This design comes from an exercise in tuning for small area, a short achievable clock period and few clock cycles per item on the open sky130 flow, not from production work.
At most, simulation tests tie the RTL to the original design; equivalence was not proved.
Not every run is shown, and edits may drop behaviour that the tests do not exercise.
The RTL of run 2 was laid out without a check of its function.

Fig. 1: run 1, selected gate families
Drawn at 2 px/um.
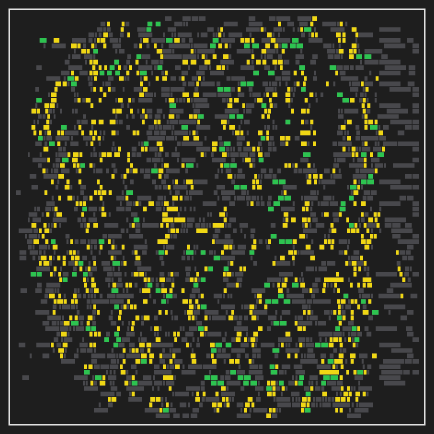
Fig. 2: run 1, sequential cells grouped by signal name
Drawn at 3 px/um.
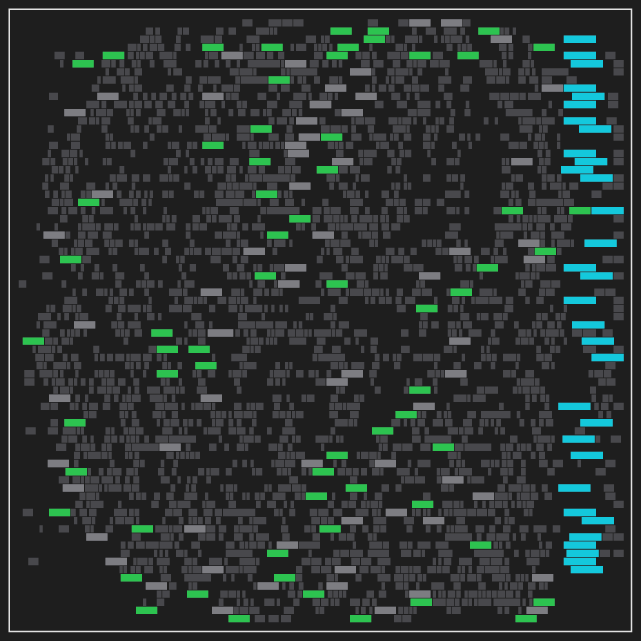
Fig. 3: run 1, pin placement
Drawn at 2 px/um. Pins as bars across the die edge, other pins in gray.
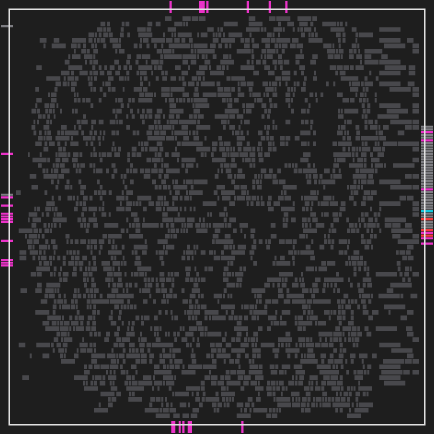
==> flow/design.v <==
module GcdCalculator64bit(
    input logic clock,
    input logic reset,
    input logic csr_read,
    input logic csr_write,
    input logic [2:0] csr_address,
    output logic [31:0] csr_readdata,
    input logic [31:0] csr_writedata
);
    logic [31:0] sReg;
    logic [63:0] aReg, bReg;
    always_ff @(posedge clock)
    begin
        if (reset) begin
            sReg <= 1'b0;
            aReg <= 64'b0;
            bReg <= 64'b0;
        end
        else begin
            if (sReg) begin
                if (aReg == bReg) sReg <= 1'b0;
                else if (bReg == 64'b0) bReg <= aReg;
                else if (aReg == 64'b0) aReg <= bReg;
                else if (aReg > bReg) aReg <= aReg - bReg;
                else if (bReg > aReg) bReg <= bReg - aReg;
                else sReg <= 1'b0;
            end
           else if (csr_write) begin
                case(csr_address)
                    3'b001: aReg[31:0] <= csr_writedata;
                    3'b010: aReg[63:32] <= csr_writedata;
                    3'b011: bReg[31:0] <= csr_writedata;
                    3'b100: begin
                        bReg[63:32] <= csr_writedata;
                        sReg <= 1'b1; 
                    end
                endcase
            end
            if (csr_read) begin
                case(csr_address)
                    3'b000: csr_readdata <= sReg;
                    3'b001: csr_readdata <= aReg[31:0];
                    3'b010: csr_readdata <= aReg[63:32];
                    3'b011: csr_readdata <= bReg[31:0];
                    3'b100: csr_readdata <= bReg[63:32];
                endcase
            end
        end
    end
endmodule
==> flow/run.sh <==
#!/bin/bash
# synth_recipe.tcl (not shown) runs the flow's synth.tcl, then flattens the netlist and writes it again
# the make line also repeats each setting of config.mk as NAME=value (left out here)
make -C /OpenROAD-flow-scripts/flow DESIGN_CONFIG=/design/flow/config.mk WORK_HOME=/design/flow/orfs CLKGATE_MAP_FILE= SYNTH_SCRIPT=/design/flow/synth_recipe.tcl finish
==> flow/config.mk <==
export PLATFORM = sky130hd
export DESIGN_NAME = GcdCalculator64bit
export DESIGN_NICKNAME = GcdCalculator64bit
export VERILOG_FILES = /design/flow/design.v
export SDC_FILE = /design/flow/constraint.sdc
export NUM_CORES = 4
export LEC_CHECK = 0
export CAP_MARGIN = 20
export CORE_MARGIN = 2
export CORE_UTILIZATION = 40
export SLEW_MARGIN = 20
==> flow/constraint.sdc <==
create_clock -name core_clock -period 6.0 [get_ports {clock}]
set_input_delay 1.2000 -clock core_clock [delete_from_list [all_inputs] [get_ports {clock}]]
set_output_delay 1.2000 -clock core_clock [all_outputs]
set_load 0.01 [all_outputs]
==> metrics.md, run 1 <==
| Metric | Value |
|---|---|
| Status | complete, no violations |
| Crit. End Element | flop |
| Initial core utilization | 40.4% |
| Post-Syn Area | 16500 sq um |
| CTS sink cnt | 161 |
| CTS tree | yes |
| Slew Limit Fails | 0 |
| Synthesized Nets | 2440 |
| Syn. warnings | 1 |
| Worst path required time | 6.35 ns |
| Relative slew margins | 17.2% |
| Initial antenna violation count | 2 |
| Pre-antenna DRT Iters | 6 |
| Ys flop type | dfxtp_1 |
| Post-CTS Setup Bufs | 0 |
| Cells after Synth | 2271 |
| Synth Area in Adders | 9.96% |
| Synth Area in Compound Gates | 35.3% |
| Vias in the first global route | 17278 |
| Avg Cell Area, Syn | 7.25 sq um |
| Pin count of the biggest net entering global routing | 110 |
| CP bufs+invs | 2 |
| Commonest non-fill, non-tap cell in the layout | a21oi_1 |
| Final hold viol count | 0 |
| Worst Skew | 0.0179 ns |
| Min-delay src | bReg[32]$_SDFFE_PP0P_ |
| Ports | 71 |
| Crit-path cells | inv_1 > ha_1 > nand4_1 > or3_1 > or3_1 > nor4_2 > nand2b_1 > nor2_1 > and2_4 > a21oi_4 > buf_4 > a211oi_1 > a21oi_1 > nor2_1 |
| Critical Path AT | 5.19 ns |
| Hold WC Path Type | flop to flop |
| GRT Total Usage | 39.2% |
| Final cell count without fillers | 2788 |
| Setup TNS | 0 ns |
| Worst Path Class, Setup | flop to flop |
| Inserted Clock Buffers | 17 |
| Crit path max-delay family | simple AND/OR/NAND/NOR gates |
| # resized after CTS | 0 |
| Global route overflow | 0 |
| Largest family of logic cells by synthesized area | compound AO/OA/AOI/OAI gates |
| Core Footprint | 40700 sq um |
| Layout area overhead | 10.0% |
| Post-route ant nets | 0 |
| Longest Clk Path Bufs | 2 |
| Synth async-reset ratio | 0% |
| CP max stage cell | a21oi_4 |
| Nets@finish | 2412 |
| Avg WL per Cell | 30.3 um |
| Simple-Gate Fraction of Synth Area | 19.1% |
| Remaining DRCs | 0 |
| Via density | 6.75 |
| CP Max Fanout | 34 |
| Worst R2R Start | aReg[55]$_SDFFE_PP0P_ |
| Placed cell count | 2756 |
| Most frequent cells in the layout | a21oi_1 (316), nor2_1 (215), nand2_1 (207) |
| Synth Register Bits | 161 |
| Skew-Pair Late Insertion Delay | 0.49 ns |
| Hold buffer count at CTS | 0 |
| DR iter-0 viols | 2361 |
| H-tree depth | 4 |
| Root buf cell | clkbuf_16 |
| Clk slew on worst S/H paths | 0.08 ns |
| Share of layout cells above drive strength 1 | 5.41% |
| Routability cong. | 1.04 |
| Mux contribution to synthesized area | 1.10% |
| Min Clock Period, post-route | 4.84 ns |
| Wire length of the first global-routing pass | 121000 um |
| Yosys cell types | 93 |
| Post-synth EDFFs | 32 |
| Ant. Diodes | 0 |
| Crit share post-route | 80.7% |
| Register area share after synthesis | 21.5% |
| Slowest Stage Delay on Critical Path | 0.79 ns |
| Crit path launch type | flop |
| Reg2reg setup slack | 1.16 ns |
| CP Launch Point | aReg[55]$_SDFFE_PP0P_ |
| Core Rows | 74 |
| DPL Wire Length | 64500 um |
| Maxcap violations | 0 |
| Synth Area in XOR/XNOR | 5.42% |
| Post-Route WL | 84500 um |
| FMAX | 0.207 GHz |
| Endpoints failing setup | 0 |
| RSZ-0062 raised after global routing | false |
| Detailed-route via count | 18812 |
| Worst-Margin Slew | 1.24 ns |
| Final hold slack | 0.514 ns |
| DIE AREA | 42800 sq um |
Testbench counts for the RTL of run 1, summed over its fixed seeds: cycles 298,655, items 1,600.
About Fig. 1:
legend:
  green:
    family: AND-OR and OR-AND gates
    cells: 167
    where: widely spread
  yellow:
    family: inverting AOI/OAI gates
    cells: 712
    where: widely spread

About Fig. 2:
legend:
  green:
    name_in_the_netlist: bReg
    sequential_cells: 64
    where: widely spread
  cyan:
    name_in_the_netlist: csr_readdata
    sequential_cells: 32
    where: a vertical strip on the right
not colored: 65
register area: 3550 sq um
final core occ: 44.5%
sequential cell area share: 19.6%

About Fig. 3:
legend:
  cyan:
    port: csr_read
    pins: 1
    direction: input
    edge: east
  magenta:
    port: csr_writedata
    pins: 32
    direction: input
    edge: 11 west, 8 north, 7 south, 6 east
  red:
    port: csr_address
    pins: 3
    direction: input
    edge: east
die height: 207 um
Port Buf Inserts: 70
die width: 207 um

run 1: cells in the mapped netlist (10+ instances only):
| library cell | instances | area share, % |
|---|---|---|
| a21o_1 | 41 | 1.9 |
| o22ai_1 | 12 | 0.46 |
| a31oi_1 | 15 | 0.57 |
| xnor2_1 | 64 | 3.4 |
| xor2_1 | 38 | 2.0 |
| buf_2 | 39 | 1.2 |
| nor2b_1 | 17 | 0.65 |
| o21a_1 | 17 | 0.77 |
| dfxtp_1 | 129 | 16 |
| mux2i_1 | 17 | 1.0 |
| a21oi_1 | 316 | 9.6 |
| inv_1 | 152 | 3.5 |
| o211ai_1 | 33 | 1.5 |
| clkbuf_1 | 102 | 2.3 |
| or3_1 | 22 | 0.84 |
| o31ai_1 | 15 | 0.68 |
| nor2_1 | 216 | 4.9 |
| nand4_1 | 38 | 1.4 |
| ha_1 | 128 | 9.7 |
| o221ai_1 | 19 | 1.0 |
| a221o_1 | 32 | 1.9 |
| o21ai_1 | 15 | 0.46 |
| o21bai_1 | 25 | 1.1 |
| nor4_1 | 48 | 1.8 |
| edfxtp_1 | 32 | 5.8 |
| nor3_1 | 32 | 0.97 |
| a21boi_0 | 10 | 0.46 |
| nand2_1 | 207 | 4.7 |
| o21ai_0 | 128 | 3.9 |
| a211oi_1 | 68 | 3.1 |
| nand3_1 | 29 | 0.88 |
| a22o_1 | 36 | 1.9 |
run 1: worst reg2reg max path, cell delays in order, from the launching register on:
cell      delay [ns]
dfxtp_1         0.61
inv_1           0.13
ha_1            0.55
nand4_1         0.21
or3_1           0.46
or3_1           0.46
nor4_2          0.30
nand2b_1        0.18
nor2_1          0.07
and2_4          0.19
a21oi_4         0.79
buf_4           0.45
a211oi_1        0.08
a21oi_1         0.16
nor2_1          0.05
run 1: state kept, by name, indices dropped and copies added (netlist names):
| register | count |
|---|---|
| csr_readdata | 32 |
| sReg | 1 |
| bReg | 64 |
| aReg | 64 |
run 1: final timing paths:
path                           end  cells past startpoint
max           aReg[9]$_SDFFE_PP0P_                     14
min          bReg[32]$_SDFFE_PP0P_                      2
max reg2reg   aReg[9]$_SDFFE_PP0P_                     14
min reg2reg  bReg[32]$_SDFFE_PP0P_                      2
run 1: area by class of cell:
type | count | area (sq um)
sequential | 161 | 3550
inverter | 152 | 571
timing repair buffer | 110 | 1010
clock buffer | 18 | 439
fill | 4262 | 22600
multi-input combinational | 1801 | 11700
clock inverter | 14 | 176
tap | 532 | 666
run 1: routing by layer:
layer / track usage, % / up-vias / part of all wire [%]
li1: - / 8249 / -
met1: 51.6 / 9033 / 40
met2: 59.9 / 1282 / 43
met3: 8.71 / 244 / 12
met4: 20.5 / 4 / 5.6
met5: 0 / - / 0.027
run 1: kinds of logic after synthesis:
logic type | count (synthesis)
adder cells (fa/ha/maj) | 130
XOR/XNOR | 102
AO/OA/AOI/OAI | 879
AND/OR/NAND/NOR | 672
multiplexers | 18
flip-flops | 161
buffers and inverters | 309
run 1: metrics by stage:
stage / instance area [sq um] / setup slack (ns)
2_1_floorplan: 16500 / 2.70
3_3_place_gp: 17500 / 1.33
3_5_place_dp: 17500 / 1.29
4_1_cts: 18100 / 1.31
5_1_grt: 18100 / 0.949
6_report: 18100 / 1.16
## Run 2: what changed since run 1
==> flow/design.v (replaced) <==
module GcdCalculator64bit(
    input logic clock,
    input logic reset,
    input logic csr_read,
    input logic csr_write,
    input logic [2:0] csr_address,
    output logic [31:0] csr_readdata,
    input logic [31:0] csr_writedata
);
    logic [63:0] aReg, bReg;
    logic        busy;
    logic [5:0]  k;
    logic [2:0]  raddr;
    function automatic logic [63:0] rsh(input logic [63:0] x, input logic [1:0] s);
        case (s)
            2'd0: rsh = {1'b0, x[63:1]};
            2'd1: rsh = {2'b0, x[63:2]};
            2'd2: rsh = {3'b0, x[63:3]};
            default: rsh = {4'b0, x[63:4]};
        endcase
    endfunction
    function automatic logic [1:0] tz(input logic [3:1] l);
        if (l[1]) tz = 2'd0;
        else if (l[2]) tz = 2'd1;
        else if (l[3]) tz = 2'd2;
        else tz = 2'd3;
    endfunction
    logic [63:0] p, g, gp, pp;
    always_comb begin
        logic [63:0] gn, pn;
        p = ~(aReg ^ bReg);
        g = aReg & ~bReg;
        gp = g;
        pp = p;
        for (int l = 0; l < 6; l++) begin
            gn = gp;
            pn = pp;
            for (int i = 0; i < 64; i++) begin
                if ((i >> l) & 1) begin
                    gn[i] = gp[i] | (pp[i] & gp[((i >> l) << l) - 1]);
                    pn[i] = pp[i] & pp[((i >> l) << l) - 1];
                end
            end
            gp = gn;
            pp = pn;
        end
    end
    logic [63:0] c1, c0, dab, dba;
    assign c1 = {gp[62:0] | pp[62:0], 1'b1};
    assign c0 = {gp[62:0], 1'b0};
    assign dab = p ^ c1;
    assign dba = ~(p ^ c0);
    logic eq, za, zb, ae, be, altb;
    assign eq   = pp[63];
    assign altb = ~(gp[63] | pp[63]);
    assign za   = aReg == 64'b0;
    assign zb   = bReg == 64'b0;
    assign ae   = ~aReg[0];
    assign be   = ~bReg[0];
    logic [63:0] x;
    logic [1:0]  sx;
    always_comb begin
        if (ae && be) begin
            x = bReg;
            sx = 2'd0;
        end else if (ae) begin
            x = aReg;
            sx = tz(aReg[3:1]);
        end else if (be) begin
            x = bReg;
            sx = tz(bReg[3:1]);
        end else begin
            x = altb ? dba : dab;
            sx = tz(dab[3:1]);
        end
    end
    logic run;
    assign run = busy & ~(eq & (k == 6'd0));
    always_ff @(posedge clock) begin
        if (reset) begin
            busy <= 1'b0;
            aReg <= 64'b0;
            bReg <= 64'b0;
            k    <= 6'b0;
        end else if (run) begin
            if (eq) begin
                aReg <= {aReg[62:0], 1'b0};
                bReg <= {bReg[62:0], 1'b0};
                k    <= k - 6'd1;
            end else if (zb) bReg <= aReg;
            else if (za) aReg <= bReg;
            else begin
                if (ae && be) begin
                    aReg <= {1'b0, aReg[63:1]};
                    k    <= k + 6'd1;
                end else if (ae || (!be && !altb)) aReg <= bReg;
                bReg <= rsh(x, sx);
            end
        end else begin
            busy <= 1'b0;
            if (csr_write) begin
                case (csr_address)
                    3'd1: aReg[31:0]  <= csr_writedata;
                    3'd2: aReg[63:32] <= csr_writedata;
                    3'd3: bReg[31:0]  <= csr_writedata;
                    3'd4: begin
                        bReg[63:32] <= csr_writedata;
                        busy <= 1'b1;
                    end
                    default: ;
                endcase
            end
        end
    end
    always_ff @(posedge clock) begin
        if (csr_read) raddr <= csr_address;
    end
    always_comb begin
        case (raddr)
            3'd1: csr_readdata = aReg[31:0];
            3'd2: csr_readdata = aReg[63:32];
            3'd3: csr_readdata = bReg[31:0];
            3'd4: csr_readdata = bReg[63:32];
            default: csr_readdata = {31'b0, run};
        endcase
    end
endmodule
--- a/flow/config.mk
+++ b/flow/config.mk
@@ -5,6 +5,7 @@
 export SDC_FILE = /design/flow/constraint.sdc
 export NUM_CORES = 4
 export LEC_CHECK = 0
+export ABC_AREA = 1
 export CAP_MARGIN = 20
 export CORE_MARGIN = 2
 export CORE_UTILIZATION = 40
==> run 2 against run 1 <==
  * Still clean
  * Cell count increased by 43%
  * Via count increased by 30%
  * Synthesized area increased by 14%
  * Clock-buffer cell count increased by 2
  * First-iteration DRC count increased by 55%
  * Register-to-register slack got worse by 0.94 ns
==> metrics.md, run 2 <==
| Metric | Value |
|---|---|
| Post-Route WL | 91000 um (+7.7%) |
| Crit. End Element | flop |
| Hold buffer count at CTS | 0 (unchanged) |
| DIE AREA | 48800 sq um (+14%) |
| Crit path launch type | flop |
| Final hold viol count | 0 (unchanged) |
| Cells after Synth | 3406 (+50%) |
| Vias in the first global route | 21847 (+26%) |
| Status | complete, no violations |
| Largest family of logic cells by synthesized area | simple AND/OR/NAND/NOR gates |
| Synth top area share | 21.7% (+6.1 points) |
| Pre-antenna DRT Iters | 9 (+3) |
| Synth area leaders | nand2_1 (22%), dfxtp_1 (14%), a21oi_1 (10%) |
| Port Buf Inserts | 70 (unchanged) |
| Via density | 6.13 (-9.1%) |
| Worst Path Class, Setup | flop to flop |
| Post-synth top cells | nand2_1 (1089), a21oi_1 (393), inv_1 (375) |
| Synth Area in XOR/XNOR | 2.61% (-2.8 points) |
| Synthesized Nets | 3522 (+44%) |
| Endpoints failing setup | 0 (unchanged) |
| Core Footprint | 46500 sq um (+14%) |
| CP bufs+invs | 7 (+5) |
| Maxcap violations | 0 (unchanged) |
| GRT Total Usage | 35.8% (-3.4 points) |
| Die width | 221 um (+6.7%) |
| CTS tree | yes |
| Min Clock Period, post-route | 5.78 ns (+0.937 ns) |
| CTS sink cnt | 138 (-14%) |
| Yosys cell types | 52 (-44%) |
| Synth async-reset ratio | 0% (unchanged) |
| Post-route ant nets | 0 (unchanged) |
| Longest Clk Path Bufs | 2 (unchanged) |
| Biggest registers after layout | aReg: 64 flops, bReg: 64 flops, k: 6 flops |
| Slowest Stage Delay on Critical Path | 0.69 ns (-0.10 ns) |
| Share of layout cells above drive strength 1 | 5.07% (-0.34 points) |
| Pin count of the biggest net entering global routing | 81 (-26%) |
| Register area share after synthesis | 14.9% (-6.7 points) |
| Wire length of the first global-routing pass | 137000 um (+13%) |
| Die height | 221 um (+6.7%) |
| Initial antenna violation count | 2 (unchanged) |
| Global route overflow | 0 (unchanged) |
| DPL Wire Length | 64400 um (-0.24%) |
| Root buf cell | clkbuf_16 |
| Relative slew margins | 24.9% (+7.7 points) |
| CP max stage cell | inv_2 |
| FMAX | 0.173 GHz (-16%) |
| Register area | 2790 sq um (-21%) |
| CP Max Fanout | 39 (+15%) |
| Detailed-route via count | 24433 (+30%) |
| Avg WL per Cell | 22.8 um (-25%) |
| Slew Limit Fails | 0 (unchanged) |
| Post-Syn Area | 18800 sq um (+14%) |
| Clk slew on worst S/H paths | 0.07 ns (about the same) |
| Ys flop type | dfxtp_1 |
| Syn. warnings | 1 (unchanged) |
| H-tree depth | 4 (unchanged) |
| Skew-Pair Late Insertion Delay | 0.48 ns (about the same) |
| Routability cong. | 1.02 (-1.4%) |
## run 2: metal layers
metal / wire, um / vias to the layer above / GRT usage [%]
met5: 24 / - / 0
met4: 5240 / 4 / 19.7
met3: 12600 / 298 / 10.6
met2: 37500 / 1744 / 51.8
met1: 35600 / 11026 / 47.4
li1: - / 11361 / -
## run 2: final timing paths
check | slack, ns | end | cells past startpoint | start
setup / recovery | 0.22 | aReg[16]$_SDFFE_PP0P_ | 23 | bReg[16]$_SDFFE_PP0P_
hold / removal | 0.49 | k[5]$_SDFFE_PP0P_ | 2 | k[5]$_SDFFE_PP0P_
setup reg to reg | 0.22 | aReg[16]$_SDFFE_PP0P_ | 23 | bReg[16]$_SDFFE_PP0P_
hold reg to reg | 0.49 | k[5]$_SDFFE_PP0P_ | 2 | k[5]$_SDFFE_PP0P_
## run 2: cells by family (layout without fill, tap and decap cells)
kind of cell | count (synthesis) | count (layout)
xor gates and xnor gates | 56 | 56
buffers and inverters | 596 | 565
adders and majority gates | 77 | 77
AOI/OAI and AO/OA | 883 | 883
and+or+nand+nor | 1656 | 1656
DFF | 138 | 138
other | 0 | 1
## run 2: worst reg2reg max path, stage by stage, from the launching register on
cell	delay (ns)
dfxtp_1	0.43
inv_1	0.15
ha_1	0.36
nand2_1	0.17
nor2_4	0.10
nand2_1	0.22
nor2_2	0.10
nand2_2	0.21
clkinv_2	0.35
nand3_1	0.20
inv_2	0.05
nand4_1	0.07
nand2_2	0.06
inv_2	0.04
buf_4	0.45
nand2_2	0.14
inv_2	0.69
o2111ai_2	0.23
o21ai_2	0.14
a21oi_4	0.05
buf_4	0.28
nand2_1	0.61
nand2_1	0.14
a21oi_1	0.38
## run 2: repair_timing
item / CTS / global route
hold endpoints to repair: 0 / 0
resized for setup: 0 / 4
setup endpoints to repair: 0 / 23
buffers inserted: 0 / 0
## run 2: through the flow
stage	std cells	instance area (sq um)	worst slack (ns)	utilization [%]
floorplan	3406	18800	1.96	-
global placement	3951	20000	0.217	43.0
detailed placement	3951	20000	0.227	43.0
CTS	3982	20600	0.185	44.3
global route	3982	20600	0.0109	44.3
finish	3983	20600	0.221	44.3
## run 2: layout make-up
type | instances | area share [%]
antenna | 1 | 0.0122
clock buffer | 20 | 2.22
tap | 607 | 3.69
timing repair buffer | 144 | 6.20
inverter | 390 | 7.15
sequential | 138 | 13.6
clock inverter | 11 | 0.705
multi-input combinational | 2672 | 66.5
Fig. 4: run 2, pin placement
Drawn at 2 px/um. Pins as bars across the die edge, other pins in gray.
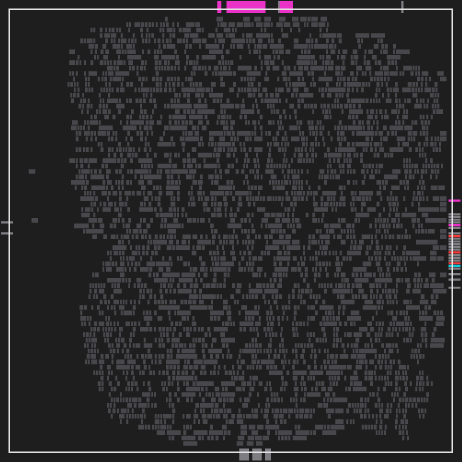
legend:
  magenta:
    port: csr_writedata
    pins: 32
    direction: input
    edge: 30 north, 2 east
  red:
    port: csr_address
    pins: 3
    direction: input
    edge: east
  cyan:
    port: csr_read
    pins: 1
    direction: input
    edge: east
all pins by edge: 32 north, 24 east, 13 south, 2 west

Fig. 5: run 2, critical path on the layout
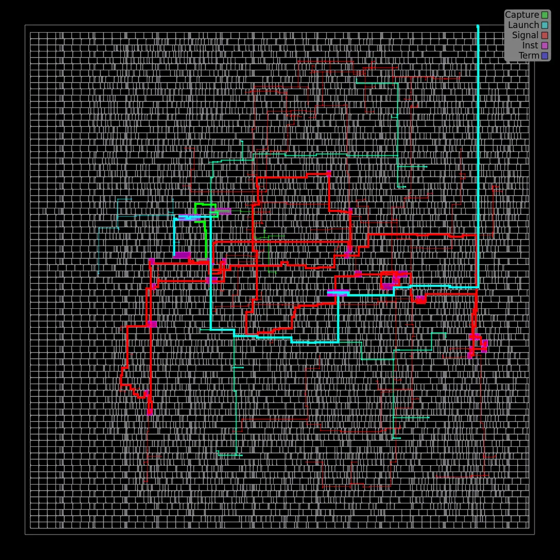
Setup WS post-layout: 0.221 ns
Setup TNS: 0 ns

-- separate check: timing with driven ports --
In the flow no input, the clock included, has a driving cell. The finished layouts below were timed again as built, in two steps.
Step 1: set_driving_cell puts a clkbuf_16 on clock and a buf_2 on each other input, an assumption about the parent block.
Step 2 moves the port delays by t, midway between the first and last clock arrival at a register: inputs arrive t later, outputs are due t later. That takes back most of the time a late clock gives input paths.
Slacks: ideal ports / drivers / drivers and shift; pairs: ideal ports / drivers.
run	t (ns)	setup slack, ns	worst setup path after step 2	slew at the worst register clock pin (ns)
run 1	0.542	1.158 / 1.158 / 1.158	register to register	0.08 / 0.08
run 2	0.528	0.221 / 0.221 / 0.221	register to register	0.07 / 0.07
After both steps every run listed still meets setup and hold.
